What follows belongs to an exercise in optimizing a design on an open flow for small area; a production flow would make more cautious choices.
The RTL was checked by simulation tests, not by an equivalence proof against the original design.
Some runs may be left out. An edit can pass the tests and still lose a function that they never use.

--- flow/design.v: outline only ---
// module matrix_mult: 2384 lines
module matrix_mult(
    input clock,
    input reset,  
    input enable,
    input  [127:0] A,
    input  [127:0] B,
    output reg [127:0] C,
    output reg done
    );
  // ...
==> flow/flow/run.sh <==
#!/bin/bash
# Layout flow: the standard synthesis, then the same circuit as a gate
# netlist written by gen2.py (which keeps the standard synthesis's registers,
# names and cell types), then the standard layout with the port buffers
# made of buf_1 cells.
set -euo pipefail
LOW=8
R=orfs/results/${FLOW_PLATFORM}/matrix_mult/base

bash standard.sh synth > synth_standard.log 2>&1

# 2. the gate netlist of the same circuit
python3 flow/gen2.py --low $LOW --rtl > gen_rtl.v 2> gen_rtl.log
if ! cmp -s gen_rtl.v design.v; then
    echo "warning: design.v differs from gen2.py --rtl" >> gen_rtl.log
fi
cp $R/1_2_yosys.v synth_standard_netlist.v
python3 flow/gen2.py --low $LOW --netlist synth_standard_netlist.v > netlist.v 2> gen_netlist.log
cp netlist.v $R/1_2_yosys.v
rm -f $R/1_synth.odb $R/1_synth.sdc
bash standard.sh synth > synth_netlist.log 2>&1

# 3. the standard layout
bash standard.sh "BUFFER_PORTS_ARGS=-buffer_cell sky130_fd_sc_hd__buf_1" finish > layout.log 2>&1
==> flow/standard.sh <==
#!/bin/bash
# synth_recipe.tcl (not shown) runs the flow's synth.tcl, then flattens the netlist and writes it again
# the make line also repeats each setting of config.mk as NAME=value (left out here)
make -C /OpenROAD-flow-scripts/flow DESIGN_CONFIG=/design/flow/config.mk WORK_HOME=/design/flow/orfs CLKGATE_MAP_FILE= SYNTH_SCRIPT=/design/flow/synth_recipe.tcl "${@:-finish}"
==> flow/config.mk <==
export PLATFORM = sky130hd
export DESIGN_NAME = matrix_mult
export DESIGN_NICKNAME = matrix_mult
export VERILOG_FILES = /design/flow/design.v
export SDC_FILE = /design/flow/constraint.sdc
export NUM_CORES = 4
export LEC_CHECK = 0
export CAP_MARGIN = 20
export CORE_MARGIN = 2
export CORE_UTILIZATION = 45
export PLACE_DENSITY = 0.55
export SLEW_MARGIN = 20
==> flow/constraint.sdc <==
create_clock -name core_clock -period 10.0 [get_ports {clock}]
set_input_delay 2.0000 -clock core_clock [delete_from_list [all_inputs] [get_ports {clock}]]
set_output_delay 2.0000 -clock core_clock [all_outputs]
set_load 0.01 [all_outputs]
Not shown: flow/flow/gen2.py
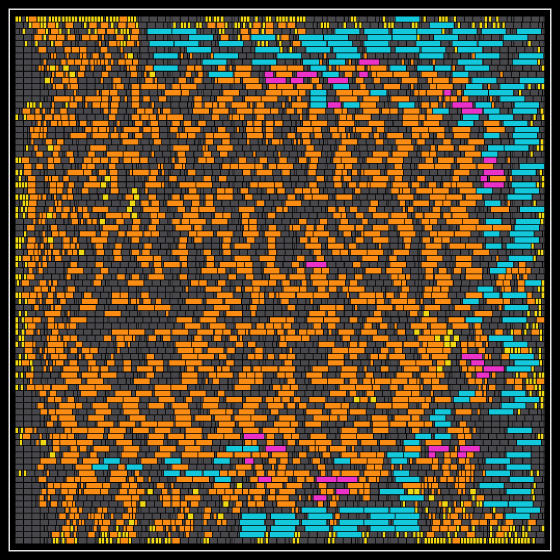
**Above:** run 1 (placed cells, one color a class).
Fill, decap, tap and diode cells in gray.
class	color	cells	share of their area
clock drivers and dummy loads	magenta	32	2.3%
all other logic	orange	1753	73%
flip-flops	cyan	188	18%
other buffers and delay cells	yellow	434	6.6%
fraction of standard cell area that is sequential: 0.178
area of the placeable core: 54900 µm²
post-layout utilization of the core: 0.515
area of all placed cells without fillers: 28300 µm²

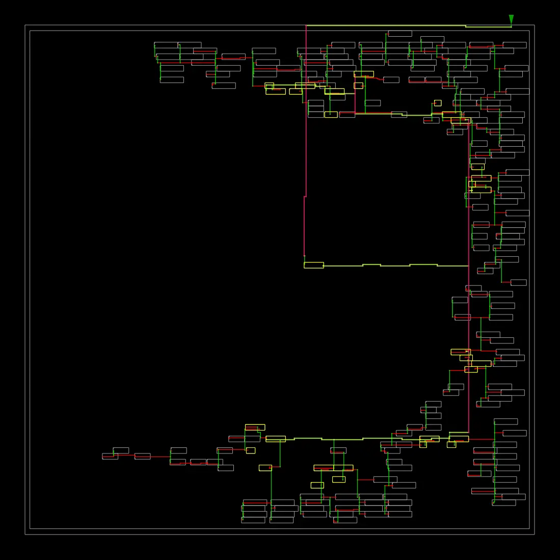
**Above:** run 1 (clock routing).
total CTS buffers: 17
sequential cell count: 188
clock latency on the worst-skew pair: 0.47 ns

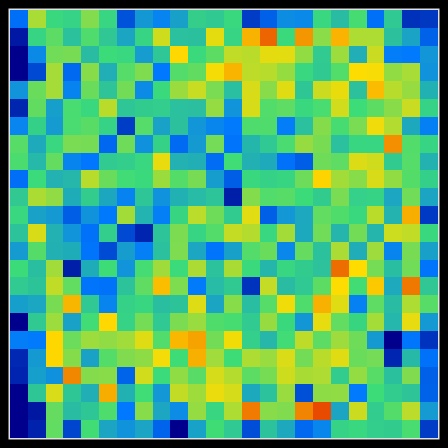
**Above:** run 1 (cell area per tile).
24 x 24 tiles, from dark blue (low) to red (high), 0 to 100% covered.
tiles over 75% full	4.7%
mean over tiles	48%
nearly empty tiles	1.4%
fullest tile	92%
starting density of the core: 0.454

==> results.yml, run 1 <==
setup_path:
  path_delay_family: "adder cells"
  cp-end-kind: "register"
  crit_top_cell: "sky130_fd_sc_hd__fa_1"
  cp_max_stage_cell: "sky130_fd_sc_hd__fa_1"
  worst-endpoint-required_ns: 10.19
  number_of_cells_on_the_worst_reg_to_reg_path: 25
  r2r_slack_ns: 0.31
  crit_path_max_incr_delay_ns: 0.43
  critical_path_launch_point_type: "register"
  criticalPathCategory: "register to register"
final_layout:
  dominant_cells: "multi-input gates"
  multi_input_gates: 1570
  fraction_of_area_in_multi_input_gates: 0.680
  layoutNonFillerInstCount: 3111
  most-common-layout-cells: "sky130_fd_sc_hd__a222oi_1 (512), sky130_fd_sc_hd__fa_1 (471), sky130_fd_sc_hd__buf_1 (387)"
  num-nonclk-inverters: 183
  layout.area.seq_um2: 5040
  buffers_excl_clock: 434
  num-fill-cells: 4934
  multi_input_gate_area_in_the_final_layout_um2: 19200
  clock_network_area_share: 0.0222
  largest_reg_flops: 128
  layout.cells.most_common: "sky130_fd_sc_hd__a222oi_1"
  layout-drive-gt1-share: 0.115
  design.final.nets: 3134
  layout.clock_buffers: 17
  layout.buffer.nonclock.area_share: 0.0639
drt:
  drt_first_pass_iters: 22
  met2RoutedLength_mm: 45.2
  detailroute.via_count: 23100
  dr.first_iter.drc_count: 7090
  met1_length_mm: 38.7
  post_drt_via_cell_ratio: 7.42
  wl_per_cell_um: 34.2
logic_synthesis:
  syn_nets: 2681
  yosysWarningCount: 1
  syn-mean-instance-area_um2: 12.8
clock_network:
  clock-root-buffer: "sky130_fd_sc_hd__clkbuf_16"
  post_cts_hold_buffer_count: 0
  cts_setup_buffers: 0
  clock_sinks: 188
  tritoncts: "done"
  ctsResizeCount: 6
  htree_levels: 4
  clk_pin_slew_worst_paths_ns: 0.08
die:
  die_y_um: 239
  fp-row-count: 86
  top_level_ports: 388
  die_area_um2: 57300
  die_x_um: 239
global_routing:
  grt_util_all_layers: 0.371
  grt_max_degree: 37
  grt_use_met3: 0.127
  vias_in_the_first_global_route: 23300
  grtUsageMet1: 0.496
  grt_residual_overflow: 0
sta:
  maxClockFrequency_mhz: 103
  setup_viol: 0
  hold_viol_final: 0
  hold_ws_ns: 0.546
  fin_ws_ns: 0.315
  maxSlewHeadroom: 0.346
job:
  cap_viol_max_count: 0
outcome:
  run_status: "timing/DRC/antenna clean"
place:
  post-place-ws_ns: -0.246
  detailed_place.area_um2: 27600
  dp_hpwl_mm: 78.3
  port_buffers: 387
min_path:
  hold_path.class: "register to register"
  number_of_cells_on_the_worst_hold_path: 1
==> run 2: changes to the inputs <==
--- a/flow/config.mk
+++ b/flow/config.mk
@@ -8,2 +8,4 @@
 export CAP_MARGIN = 20
+export CELL_PAD_IN_SITES_DETAIL_PLACEMENT = 1
+export CELL_PAD_IN_SITES_GLOBAL_PLACEMENT = 1
 export CORE_MARGIN = 2
==> run 2 against run 1 <==
  * Final cell count grew 0.87%
  * Synthesized cell count is the same
  * Global-route usage grew 1.0 points
  * Area after synthesis is the same
  * Critical endpoint is now C[94]
  * Non-clock buffer count grew 27
  * Critical path depth shrank 1
  * Count of clock-buffer cells in the layout is the same
  * Cell area grew 0.69%
  * Maximum frequency shrank 0.39%
==> results.yml, run 2 <==
place:
  dp_hpwl_mm: 83.3
  port_buffers: 387
  post-place-ws_ns: -0.232
  detailed_place.area_um2: 27800
sta:
  setup_total_negative_slack_ns: 0
  maxClockFrequency_mhz: 103
  hold_viol_final: 0
  maxSlewHeadroom: 0.351
  setup_viol: 0
  fin_ws_ns: 0.277
  finalMaxSlewViolations: 0
  min_period_ns: 9.72
  hold_ws_ns: 0.548
  final.period_utilization: 0.972
drt:
  top_layer_used: "met4"
  wl_per_cell_um: 35.1
  dr.first_iter.drc_count: 5948
  final_antenna_net_count: 0
  met1_length_mm: 37.5
  drt_first_pass_iters: 19
  post_drt_via_cell_ratio: 7.46
  met2RoutedLength_mm: 50.6
clock_network:
  clk_pin_slew_worst_paths_ns: 0.08
  post_cts_hold_buffer_count: 0
  clock_latency_on_the_worst_skew_pair_ns: 0.47
  cts_setup_buffers: 0
  ctsResizeCount: 6
  cts_max_path_buffers: 2
  htree_levels: 4
  clock-root-buffer: "sky130_fd_sc_hd__clkbuf_16"
  cts_made_buffers: 17
  tritoncts: "done"
  clock_sinks: 188
final_layout:
  sequential_cell_total: 188
  buffers_excl_clock: 461
  layout.cells.most_common: "sky130_fd_sc_hd__a222oi_1"
  largest_reg_flops: 128
  layout-drive-gt1-share: 0.124
  layoutNonFillerInstCount: 3138
  design.final.nets: 3161
  multi_input_gates: 1570
  num-nonclk-inverters: 183
  dominant_cells: "multi-input gates"
  layout.area.seq_um2: 5040
  diodes: 0
  finish.instance_area_um2: 28500
  clock_network_area_share: 0.0218
  fraction_of_area_in_multi_input_gates: 0.675
  most-common-layout-cells: "sky130_fd_sc_hd__a222oi_1 (512), sky130_fd_sc_hd__fa_1 (471), sky130_fd_sc_hd__buf_1 (387)"
  layout.buffer.nonclock.area_share: 0.0706
  multi_input_gate_area_in_the_final_layout_um2: 19200
  num-fill-cells: 5842
setup_path:
  crit_top_cell: "sky130_fd_sc_hd__fa_1"
  path_delay_family: "adder cells"
  worst-path-stages: 24
  critical_path.cell_chain: "fa_1 -> fa_1 -> fa_1 -> fa_2 -> fa_2 -> fa_1 -> fa_2 -> fa_2 -> fa_2 -> fa_2 -> fa_1 -> fa_1 -> fa_2 -> fa_1 -> fa_1 -> fa_1 -> fa_2 -> fa_1 -> fa_1 -> fa_1 -> fa_1 -> fa_2 -> fa_2 -> nor2_1"
  critical_path_arrival_ns: 9.88
  cp_max_stage_cell: "sky130_fd_sc_hd__fa_2"
  crit_path_max_incr_delay_ns: 0.52
  cp_max_fo: 4
  cp-end-kind: "register"
  worst-endpoint-required_ns: 10.16
  critical_path.n_buffers_inverters: 0
  r2r_slack_ns: 0.28
  criticalPathCategory: "register to register"
  number_of_cells_on_the_worst_reg_to_reg_path: 24
  critical_path_launch_point_type: "register"
logic_synthesis:
  syn_nets: 2681
  syn-mean-instance-area_um2: 12.8
  yosysWarningCount: 1
  synth_area_um2: 24900
die:
  top_level_ports: 388
  fp-row-count: 86
  n_tap_cell: 704
  initial_utilization: 0.454
  die_x_um: 239
  core_region_area_um2: 54900
  die_y_um: 239
  die_area_um2: 57300
outcome:
  run_status: "timing/DRC/antenna clean"
global_routing:
  top_usage_layer: "met2"
  initial_antenna_violation_count: 0
  grt_max_degree: 37
  grtUsageMet1: 0.472
  first_pass_grt_wire_length_mm: 160
  grt_util_met2: 0.603
  grt_residual_overflow: 0
  vias_in_the_first_global_route: 24400
  grt_util_all_layers: 0.381
min_path:
  number_of_cells_on_the_worst_hold_path: 1
  hold_path.class: "register to register"
job:
  cap_viol_max_count: 0
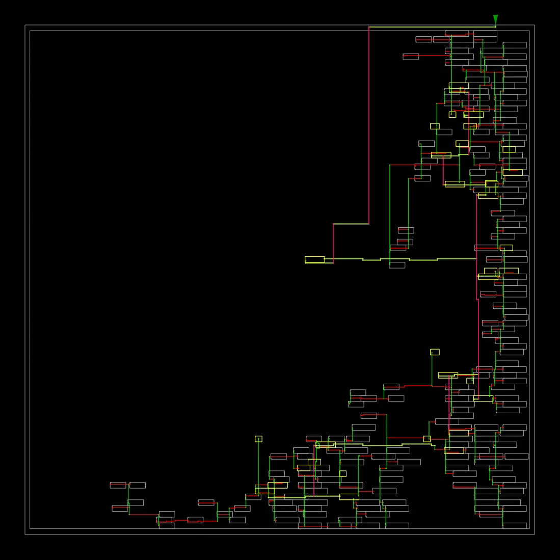
**Above:** run 2 (clock routing).
number of clock buffers in the layout: 17
final worst clock skew: 0.0189 ns

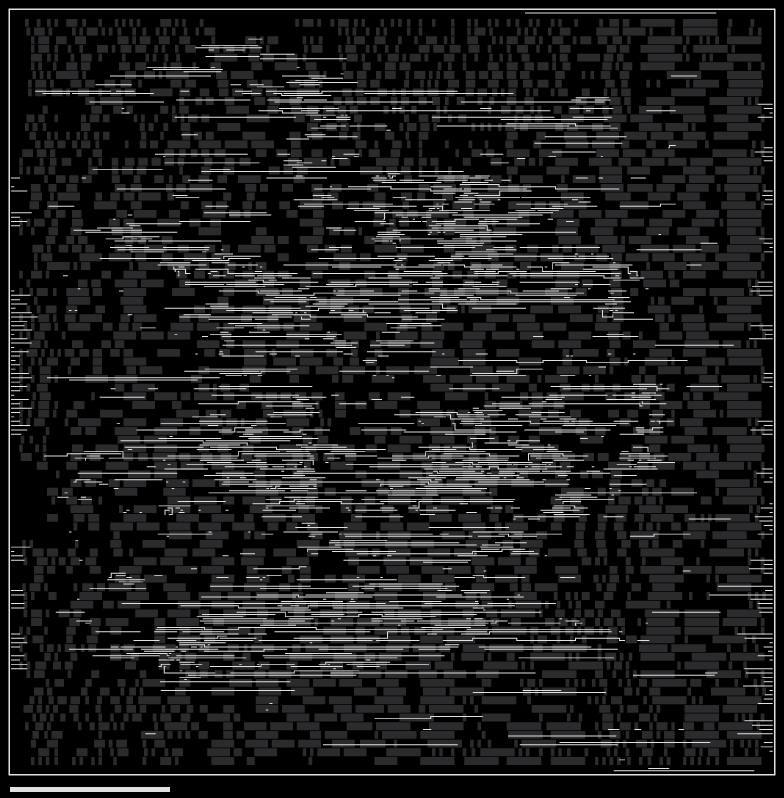
**Above:** run 2 (M3 wires).
Bar = 50 µm. Cells faint in the background.
wire length on this layer	13200 µm
main direction	horizontal
share of all routed wire	12%
longest straight run	88.8 µm
via total after detailed routing: 23400
Global Route met3 Usage: 0.0825
wire length after detailed routing: 110 mm

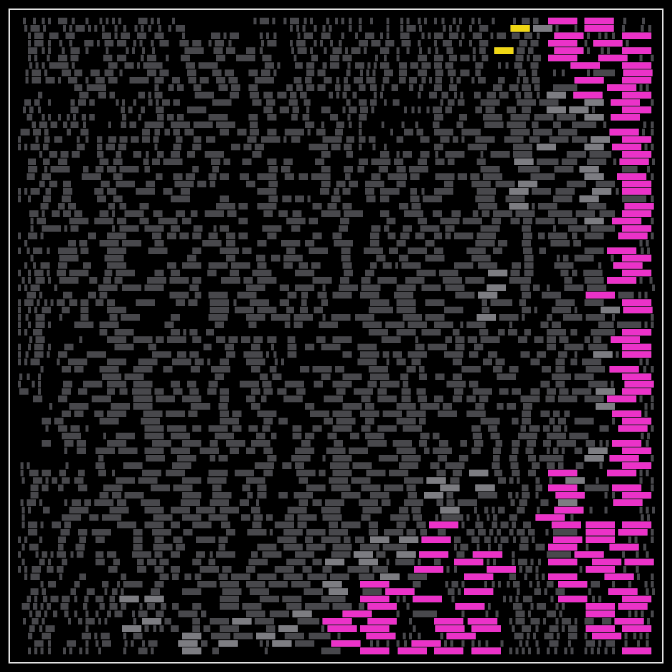
**Above:** run 2 (sequential cells grouped by signal name).
name in the netlist	color	placed flops
`C`	magenta	128
`k`	yellow	2
post-layout utilization of the core: 0.519
fraction of standard cell area that is sequential: 0.177

--- run 3: outline of the changes from run 2 ---
flow/design.v: 2384 -> 2320 lines; modules unchanged: 0
  matrix_mult: edited, 2384 -> 2320 lines
--- a/flow/flow/gen2.py
+++ b/flow/flow/gen2.py
@@ -105,11 +105,9 @@
 
 # ---------------------------------------------------------------- operands
-pn = [cell("mux2i", A0=f"A[{b}]", A1=f"A[{64+b}]", S=kn1) for b in range(W)]
-rn = [cell("mux2i", A0=f"A[{32+b}]", A1=f"A[{96+b}]", S=kn1b) for b in range(W)]
+# multiplicands: each bit drives up to 32 partial products, its inverse 16
+p = [cell("mux2", 2, A0=f"A[{b}]", A1=f"A[{64+b}]", S=kn1) for b in range(W)]
+r = [cell("mux2", 2, A0=f"A[{32+b}]", A1=f"A[{96+b}]", S=kn1b) for b in range(W)]
 qn = [cell("mux2i", A0=f"B[{b}]", A1=f"B[{32+b}]", S=kn0) for b in range(W)]
 tn = [cell("mux2i", A0=f"B[{64+b}]", A1=f"B[{96+b}]", S=kn0b) for b in range(W)]
-# multiplicands: each bit drives up to 32 partial products, its inverse 16
-p = [inv(x, 2) for x in pn]
-r = [inv(x, 2) for x in rn]
 pn = [inv(x, 2) for x in p]
 rn = [inv(x, 2) for x in r]
--- a/flow/config.mk
+++ b/flow/config.mk
@@ -7,8 +7,7 @@
 export LEC_CHECK = 0
 export CAP_MARGIN = 20
-export CELL_PAD_IN_SITES_DETAIL_PLACEMENT = 1
-export CELL_PAD_IN_SITES_GLOBAL_PLACEMENT = 1
 export CORE_MARGIN = 2
 export CORE_UTILIZATION = 45
+export CTS_BUF_LIST = sky130_fd_sc_hd__clkbuf_4 sky130_fd_sc_hd__clkbuf_8
 export PLACE_DENSITY = 0.55
 export SLEW_MARGIN = 20
==> run 3 against run 2 <==
  * Cell area down 1.7%
  * Critical path type unchanged
  * Still clean
  * Register-to-register slack better by 0.02 ns
  * Count of clock-buffer cells in the layout unchanged
  * Non-clock buffer count down 8
  * Clock skew down 0.0038 ns
  * Synthesized cell count down 3.3%
==> results.yml, run 3 <==
outcome:
  run_status: "timing/DRC/antenna clean"
setup_path:
  number_of_cells_on_the_worst_reg_to_reg_path: 25
  critical_path_arrival_ns: 9.95
  crit_top_cell: "sky130_fd_sc_hd__fa_1"
  critical_path.n_buffers_inverters: 0
  worst-path-stages: 25
  path_delay_family: "adder cells"
  worst-endpoint-required_ns: 10.24
  criticalPathCategory: "register to register"
  cp-end-kind: "register"
  cp_max_fo: 4
drt:
  drt_first_pass_iters: 22
  met2RoutedLength_mm: 45.1
  post_drt_via_cell_ratio: 7.45
  drt-total-wl_mm: 102
  top_layer_used: "met4"
  met1_length_mm: 35.2
final_layout:
  most-common-layout-cells: "sky130_fd_sc_hd__a222oi_1 (512), sky130_fd_sc_hd__fa_1 (474), sky130_fd_sc_hd__buf_1 (387)"
  num-fill-cells: 4802
  seq_area_frac: 0.180
  finish.instance_area_um2: 28000
  multi_input_gate_area_in_the_final_layout_um2: 19300
  layout-drive-gt1-share: 0.124
  clock_network_area_share: 0.0136
  buffers_excl_clock: 453
  layout.buffer.nonclock.area_share: 0.0696
  layout.clock_buffers: 17
  layout.area.seq_um2: 5040
logic_synthesis:
  syn-mean-instance-area_um2: 13.2
  yosysWarningCount: 1
  synth_area_um2: 24800
  syn_nets: 2617
clock_network:
  tritoncts: "done"
  cts_max_path_buffers: 2
  cts_made_buffers: 17
  clk_pin_slew_worst_paths_ns: 0.11
  clock-root-buffer: "sky130_fd_sc_hd__clkbuf_8"
  cts_setup_buffers: 0
  htree_levels: 4
global_routing:
  grt_util_met2: 0.531
  vias_in_the_first_global_route: 22800
  grt_max_degree: 37
  first_pass_grt_wire_length_mm: 148
  grt_util_all_layers: 0.353
die:
  die_y_um: 239
  fp-row-count: 85
sta:
  setup_viol: 0
  maxSlewHeadroom: 0.308
  hold_viol_final: 0
  setup_total_negative_slack_ns: 0
  maxClockFrequency_mhz: 103
min_path:
  hold_path.class: "register to register"
  number_of_cells_on_the_worst_hold_path: 1
place:
  port_buffers: 387
  post-place-ws_ns: -0.195
  detailed_place.area_um2: 27600
  dp_hpwl_mm: 77.4
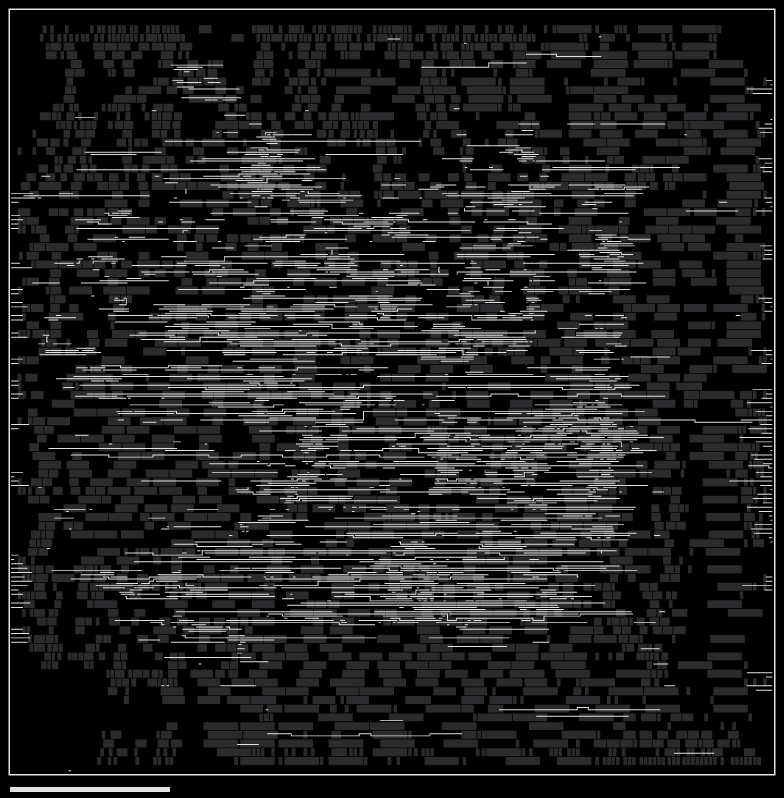
**Above:** run 3 (M3 wires).
Bar = 50 µm. Cells faint in the background.
share of all routed wire	14%
nets with wire on the layer	552
main direction	horizontal
longest straight run	129 µm
Global Route met3 Usage: 0.112
via total after detailed routing: 22800

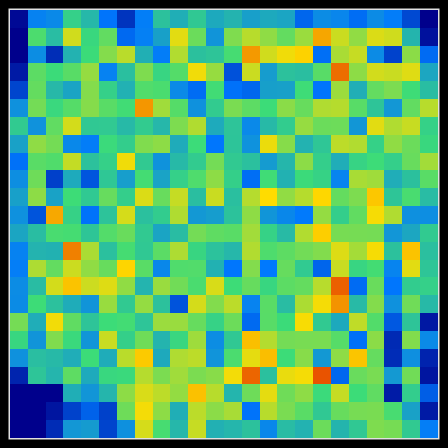
**Above:** run 3 (cell area per tile).
24 x 24 tiles, from dark blue (low) to red (high), 0 to 100% covered.
tiles over 75% full	4.0%
mean over tiles	48%
fullest tile	91%
post-layout utilization of the core: 0.517
starting density of the core: 0.457
area of the placeable core: 54100 µm²

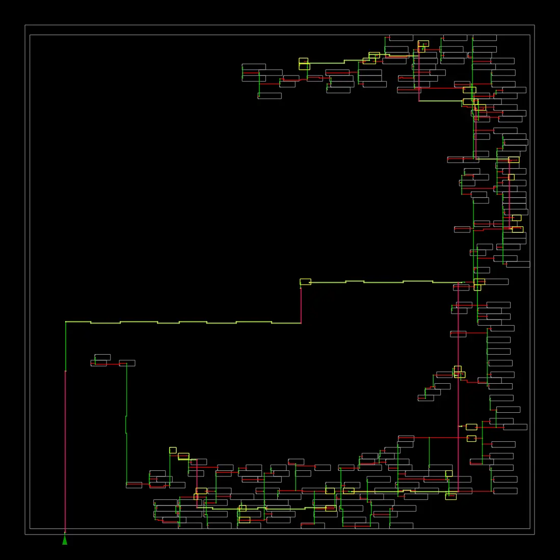
**Above:** run 3 (clock routing).
clock latency on the worst-skew pair: 0.53 ns
final worst clock skew: 0.0151 ns
# clock sinks: 188

==> run 4: changes to the inputs <==
--- a/flow/config.mk
+++ b/flow/config.mk
@@ -7,3 +7,3 @@
 export LEC_CHECK = 0
-export CAP_MARGIN = 20
+export CAP_MARGIN = 10
 export CORE_MARGIN = 2
@@ -12,2 +12,2 @@
 export PLACE_DENSITY = 0.55
-export SLEW_MARGIN = 20
+export SLEW_MARGIN = 10
==> run 4 against run 3 <==
  * Still clean
  * Cell area did not move
  * Critical path depth stayed put
  * Global-route usage unchanged
  * Maximum frequency stayed put
  * Hold slack unchanged
  * First-iteration DRC count did not move
  * Synthesized cell count unchanged
  * Sequential cell count unchanged
  * Setup slack stayed put
  * Register-to-register slack hardly changed
  * Area after synthesis unchanged
==> results.yml, run 4 <==
setup_path:
  path_delay_family: "adder cells"
  critical_path.n_buffers_inverters: 0
  critical_path_arrival_ns: 9.95
  cp-end-kind: "register"
  crit_top_cell: "sky130_fd_sc_hd__fa_1"
  worst-endpoint-required_ns: 10.24
  number_of_cells_on_the_worst_reg_to_reg_path: 25
  cp_max_stage_cell: "sky130_fd_sc_hd__fa_1"
  cp_max_fo: 4
  worst-path-stages: 25
  crit_path_max_incr_delay_ns: 0.44
  criticalPathCategory: "register to register"
place:
  dp_hpwl_mm: 77.4
  gp_congestion: 0.987
  detailed_place.area_um2: 27600
  post-place-ws_ns: -0.195
  port_buffers: 387
  numPlacedInstances: 3026
final_layout:
  multi_input_gates: 1570
  largest_reg_flops: 128
  diodes: 1
  layout.cells.most_common: "sky130_fd_sc_hd__a222oi_1"
  layout-drive-gt1-share: 0.124
  layout.area.seq_um2: 5040
  most-common-layout-cells: "sky130_fd_sc_hd__a222oi_1 (512), sky130_fd_sc_hd__fa_1 (474), sky130_fd_sc_hd__buf_1 (387)"
  buffers_excl_clock: 453
  clock_network_area_share: 0.0136
  layout.buffer.nonclock.area_share: 0.0696
  finish.utilization: 0.517
  layout.clock_buffers: 17
  multi_input_gate_area_in_the_final_layout_um2: 19300
  num-fill-cells: 4802
  fraction_of_area_in_multi_input_gates: 0.689
drt:
  top_layer_used: "met4"
  wl_per_cell_um: 33.2
  drt_first_pass_iters: 22
  met1_length_mm: 35.2
  met2RoutedLength_mm: 45.1
  post_drt_via_cell_ratio: 7.45
  drt-total-wl_mm: 102
  detailroute.via_count: 22800
clock_network:
  cts_max_path_buffers: 2
  ctsResizeCount: 5
  clk_pin_slew_worst_paths_ns: 0.11
  tritoncts: "done"
  clock_sinks: 188
  cts_setup_buffers: 0
  post_cts_hold_buffer_count: 0
  htree_levels: 4
  clock-root-buffer: "sky130_fd_sc_hd__clkbuf_8"
  cts_made_buffers: 17
  clock_latency_on_the_worst_skew_pair_ns: 0.53
sta:
  clock-skew-final_ns: 0.0151
  hold_viol_final: 0
  maxSlewHeadroom: 0.308
  maxClockFrequency_mhz: 103
  setup_viol: 0
  setup_total_negative_slack_ns: 0
global_routing:
  grt_use_met3: 0.112
  grt_max_degree: 37
  grt_util_all_layers: 0.353
  grt_util_met2: 0.531
  vias_in_the_first_global_route: 22800
  first_pass_grt_wire_length_mm: 148
  grt_residual_overflow: 0
  grtUsageMet1: 0.449
  top_usage_layer: "met2"
die:
  top_level_ports: 388
  die_x_um: 239
  initial_utilization: 0.457
  die_y_um: 239
  core_region_area_um2: 54100
logic_synthesis:
  syn-mean-instance-area_um2: 13.2
  synth_area_um2: 24800
  yosysWarningCount: 1
  syn_nets: 2617
min_path:
  number_of_cells_on_the_worst_hold_path: 1
  hold_path.class: "register to register"
outcome:
  run_status: "timing/DRC/antenna clean"
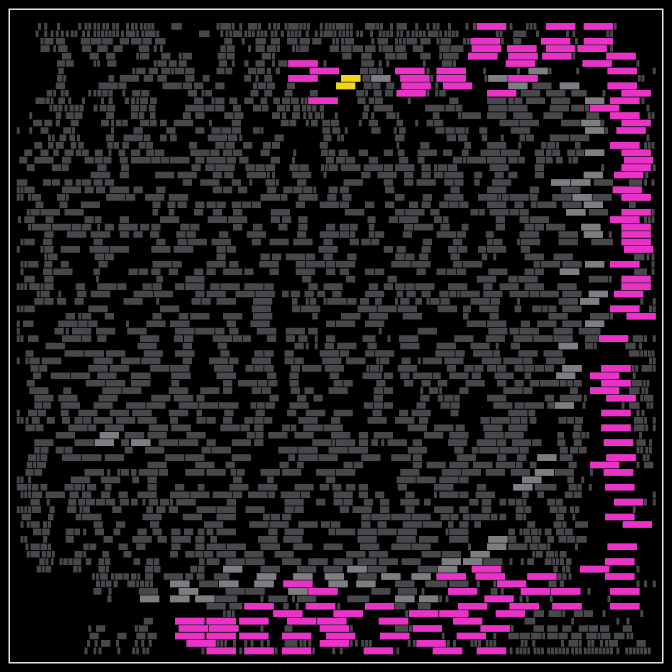
**Above:** run 4 (sequential cells grouped by signal name).
name in the netlist	color	placed flops
`C`	magenta	128
`k`	yellow	2
not colored	58
fraction of standard cell area that is sequential: 0.180

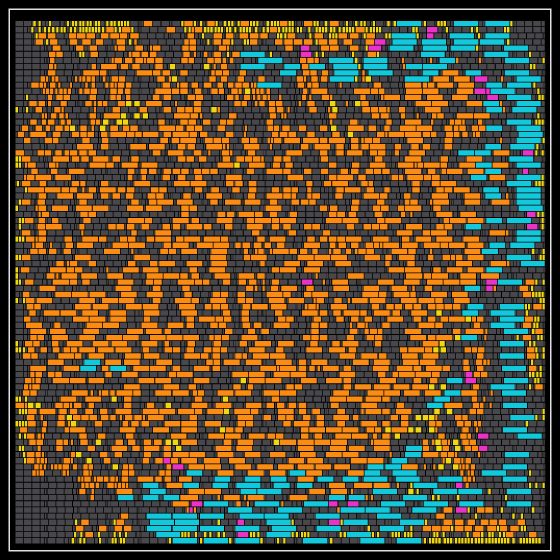
**Above:** run 4 (placed cells, one color a class).
Fill, decap, tap and diode cells in gray.
class	color	cells	share of their area
all other logic	orange	1689	73%
flip-flops	cyan	188	19%
other buffers and delay cells	yellow	453	7.2%
clock drivers and dummy loads	magenta	32	1.4%
area of all placed cells without fillers: 28000 µm²
Row Count: 85

==> run 5: changes to the inputs <==
==> flow/config.mk (replaced) <==
export PLATFORM = sky130hd
export DESIGN_NAME = matrix_mult
export DESIGN_NICKNAME = matrix_mult
export VERILOG_FILES = /design/flow/design.v
export SDC_FILE = /design/flow/constraint.sdc
export NUM_CORES = 4
export LEC_CHECK = 0
export CAP_MARGIN = 20
export CORE_MARGIN = 2
export CORE_UTILIZATION = 60
export PLACE_DENSITY = 0.68
export SLEW_MARGIN = 20
==> run 5 against run 4 <==
  * Non-clock buffer count decreased by 28
  * Cell area decreased by 0.63%
  * Global-route usage increased by 9.8 points
  * Maximum frequency increased by 0.42%
  * Final cell count decreased by 6.3%
  * First-iteration DRC count increased by 12%
  * Via count increased by 2.1%
  * Register-to-register slack improved by 0.04 ns
  * Critical endpoint is now C[63]
==> results.yml, run 5 <==
final_layout:
  buffers_excl_clock: 425
  fraction_of_area_in_multi_input_gates: 0.693
  layout.buffer.nonclock.area_share: 0.0625
  layout-drive-gt1-share: 0.113
  multi_input_gate_area_in_the_final_layout_um2: 19300
  clock_network_area_share: 0.0226
  diodes: 0
  most-common-layout-cells: "sky130_fd_sc_hd__a222oi_1 (512), sky130_fd_sc_hd__fa_1 (473), sky130_fd_sc_hd__buf_1 (387)"
  num-fill-cells: 3073
  layout.clock_buffers: 18
  largest_reg_flops: 128
place:
  dp_hpwl_mm: 69.7
  port_buffers: 387
  numPlacedInstances: 2834
  detailed_place.area_um2: 27200
  gp_congestion: 1.04
  post-place-ws_ns: -0.154
logic_synthesis:
  syn_nets: 2617
  synth_area_um2: 24800
  syn-mean-instance-area_um2: 13.2
  yosysWarningCount: 1
clock_network:
  cts_max_path_buffers: 2
  cts_setup_buffers: 0
  clock-root-buffer: "sky130_fd_sc_hd__clkbuf_16"
  clock_latency_on_the_worst_skew_pair_ns: 0.50
  ctsResizeCount: 4
  clk_pin_slew_worst_paths_ns: 0.10
  htree_levels: 4
  clock_sinks: 188
setup_path:
  worst-endpoint-required_ns: 10.20
  cp_max_stage_cell: "sky130_fd_sc_hd__fa_1"
  cp-end-kind: "register"
  crit_top_cell: "sky130_fd_sc_hd__fa_1"
  crit_path_max_incr_delay_ns: 0.45
  cp_max_fo: 4
  critical_path.n_buffers_inverters: 0
  critical_path_arrival_ns: 9.86
  criticalPathCategory: "register to register"
  path_delay_family: "adder cells"
  number_of_cells_on_the_worst_reg_to_reg_path: 25
global_routing:
  first_pass_grt_wire_length_mm: 145
  top_usage_layer: "met2"
  grt_max_degree: 37
  grt_residual_overflow: 0
  vias_in_the_first_global_route: 23800
drt:
  wl_per_cell_um: 34.2
  met1_length_mm: 30.8
  drt_first_pass_iters: 25
  top_layer_used: "met4"
  met2RoutedLength_mm: 43.0
  post_drt_via_cell_ratio: 8.12
sta:
  maxSlewHeadroom: 0.216
  setup_viol: 0
  hold_viol_final: 0
  clock-skew-final_ns: 0.0301
  setup_total_negative_slack_ns: 0
min_path:
  hold_path.class: "register to register"
outcome:
  run_status: "timing/DRC/antenna clean"
die:
  die_x_um: 207
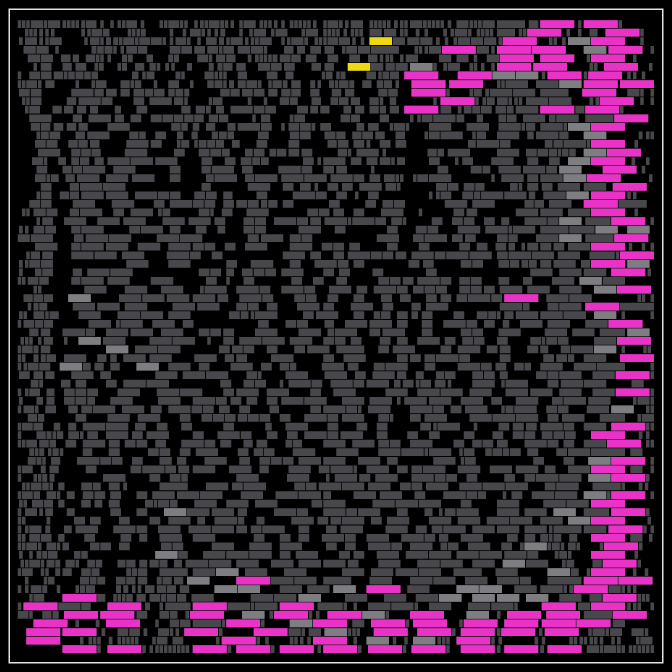
**Above:** run 5 (sequential cells grouped by signal name).
name in the netlist	color	placed flops
`C`	magenta	128
`k`	yellow	2
post-layout utilization of the core: 0.683
Storage cell area: 5040 µm²

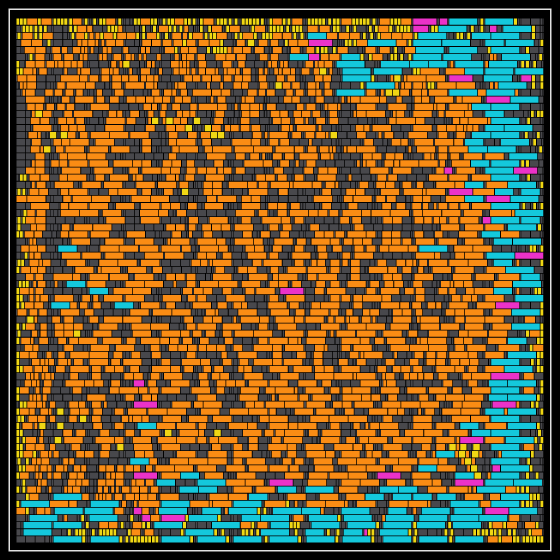
**Above:** run 5 (placed cells, one color a class).
Fill, decap, tap and diode cells in gray.
class	color	cells	share of their area
all other logic	orange	1689	73%
flip-flops	cyan	188	19%
other buffers and delay cells	yellow	425	6.4%
clock drivers and dummy loads	magenta	32	2.3%
Row Count: 74
area of all placed cells without fillers: 27800 µm²
fraction of standard cell area that is sequential: 0.181
area of the placeable core: 40700 µm²

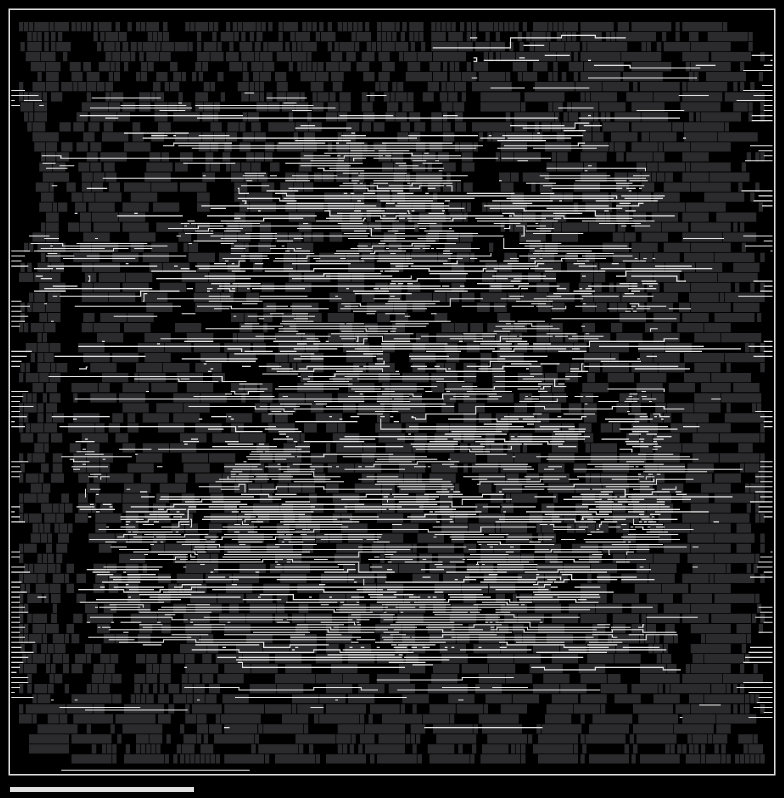
**Above:** run 5 (M3 wires).
Bar = 50 µm. Cells faint in the background.
longest straight run	139 µm
share of all routed wire	16%
Global Route met3 Usage: 0.163
wire length after detailed routing: 98.0 mm
via total after detailed routing: 23300

-- what the ideal ports hide --
The flow's constraints put no driver on any port. The routed layouts listed below were extracted and timed again, unchanged, in two steps.
Step 1, drivers: a clkbuf_16 drives clock and a buf_2 each remaining input, both assumed.
Step 2, shift: input delay + t, output delay - t, t = (earliest + latest rising clock arrival at the registers) / 2. This alone moves slack from input paths to output paths.
Slacks: ideal ports / drivers / drivers and shift; pairs: ideal ports / drivers.
| run | t, ns | setup WS [ns] | slew at the worst register clock pin (ns) |
|---|---|---|---|
| run 1 | 0.519 | 0.315 / 0.315 / 0.098 | 0.08 / 0.08 |
| run 2 | 0.518 | 0.277 / 0.277 / 0.196 | 0.09 / 0.09 |
| run 3 | 0.585 | 0.295 / 0.295 / 0.295 | 0.11 / 0.11 |
| run 4 | 0.585 | 0.295 / 0.295 / 0.295 | 0.11 / 0.11 |
| run 5 | 0.537 | 0.335 / 0.335 / 0.207 | 0.10 / 0.10 |
After both steps every run listed still meets setup and hold. The setup slack of run 1, which loses most, moves by 0.000 ns with the drivers and by -0.217 ns with both steps.
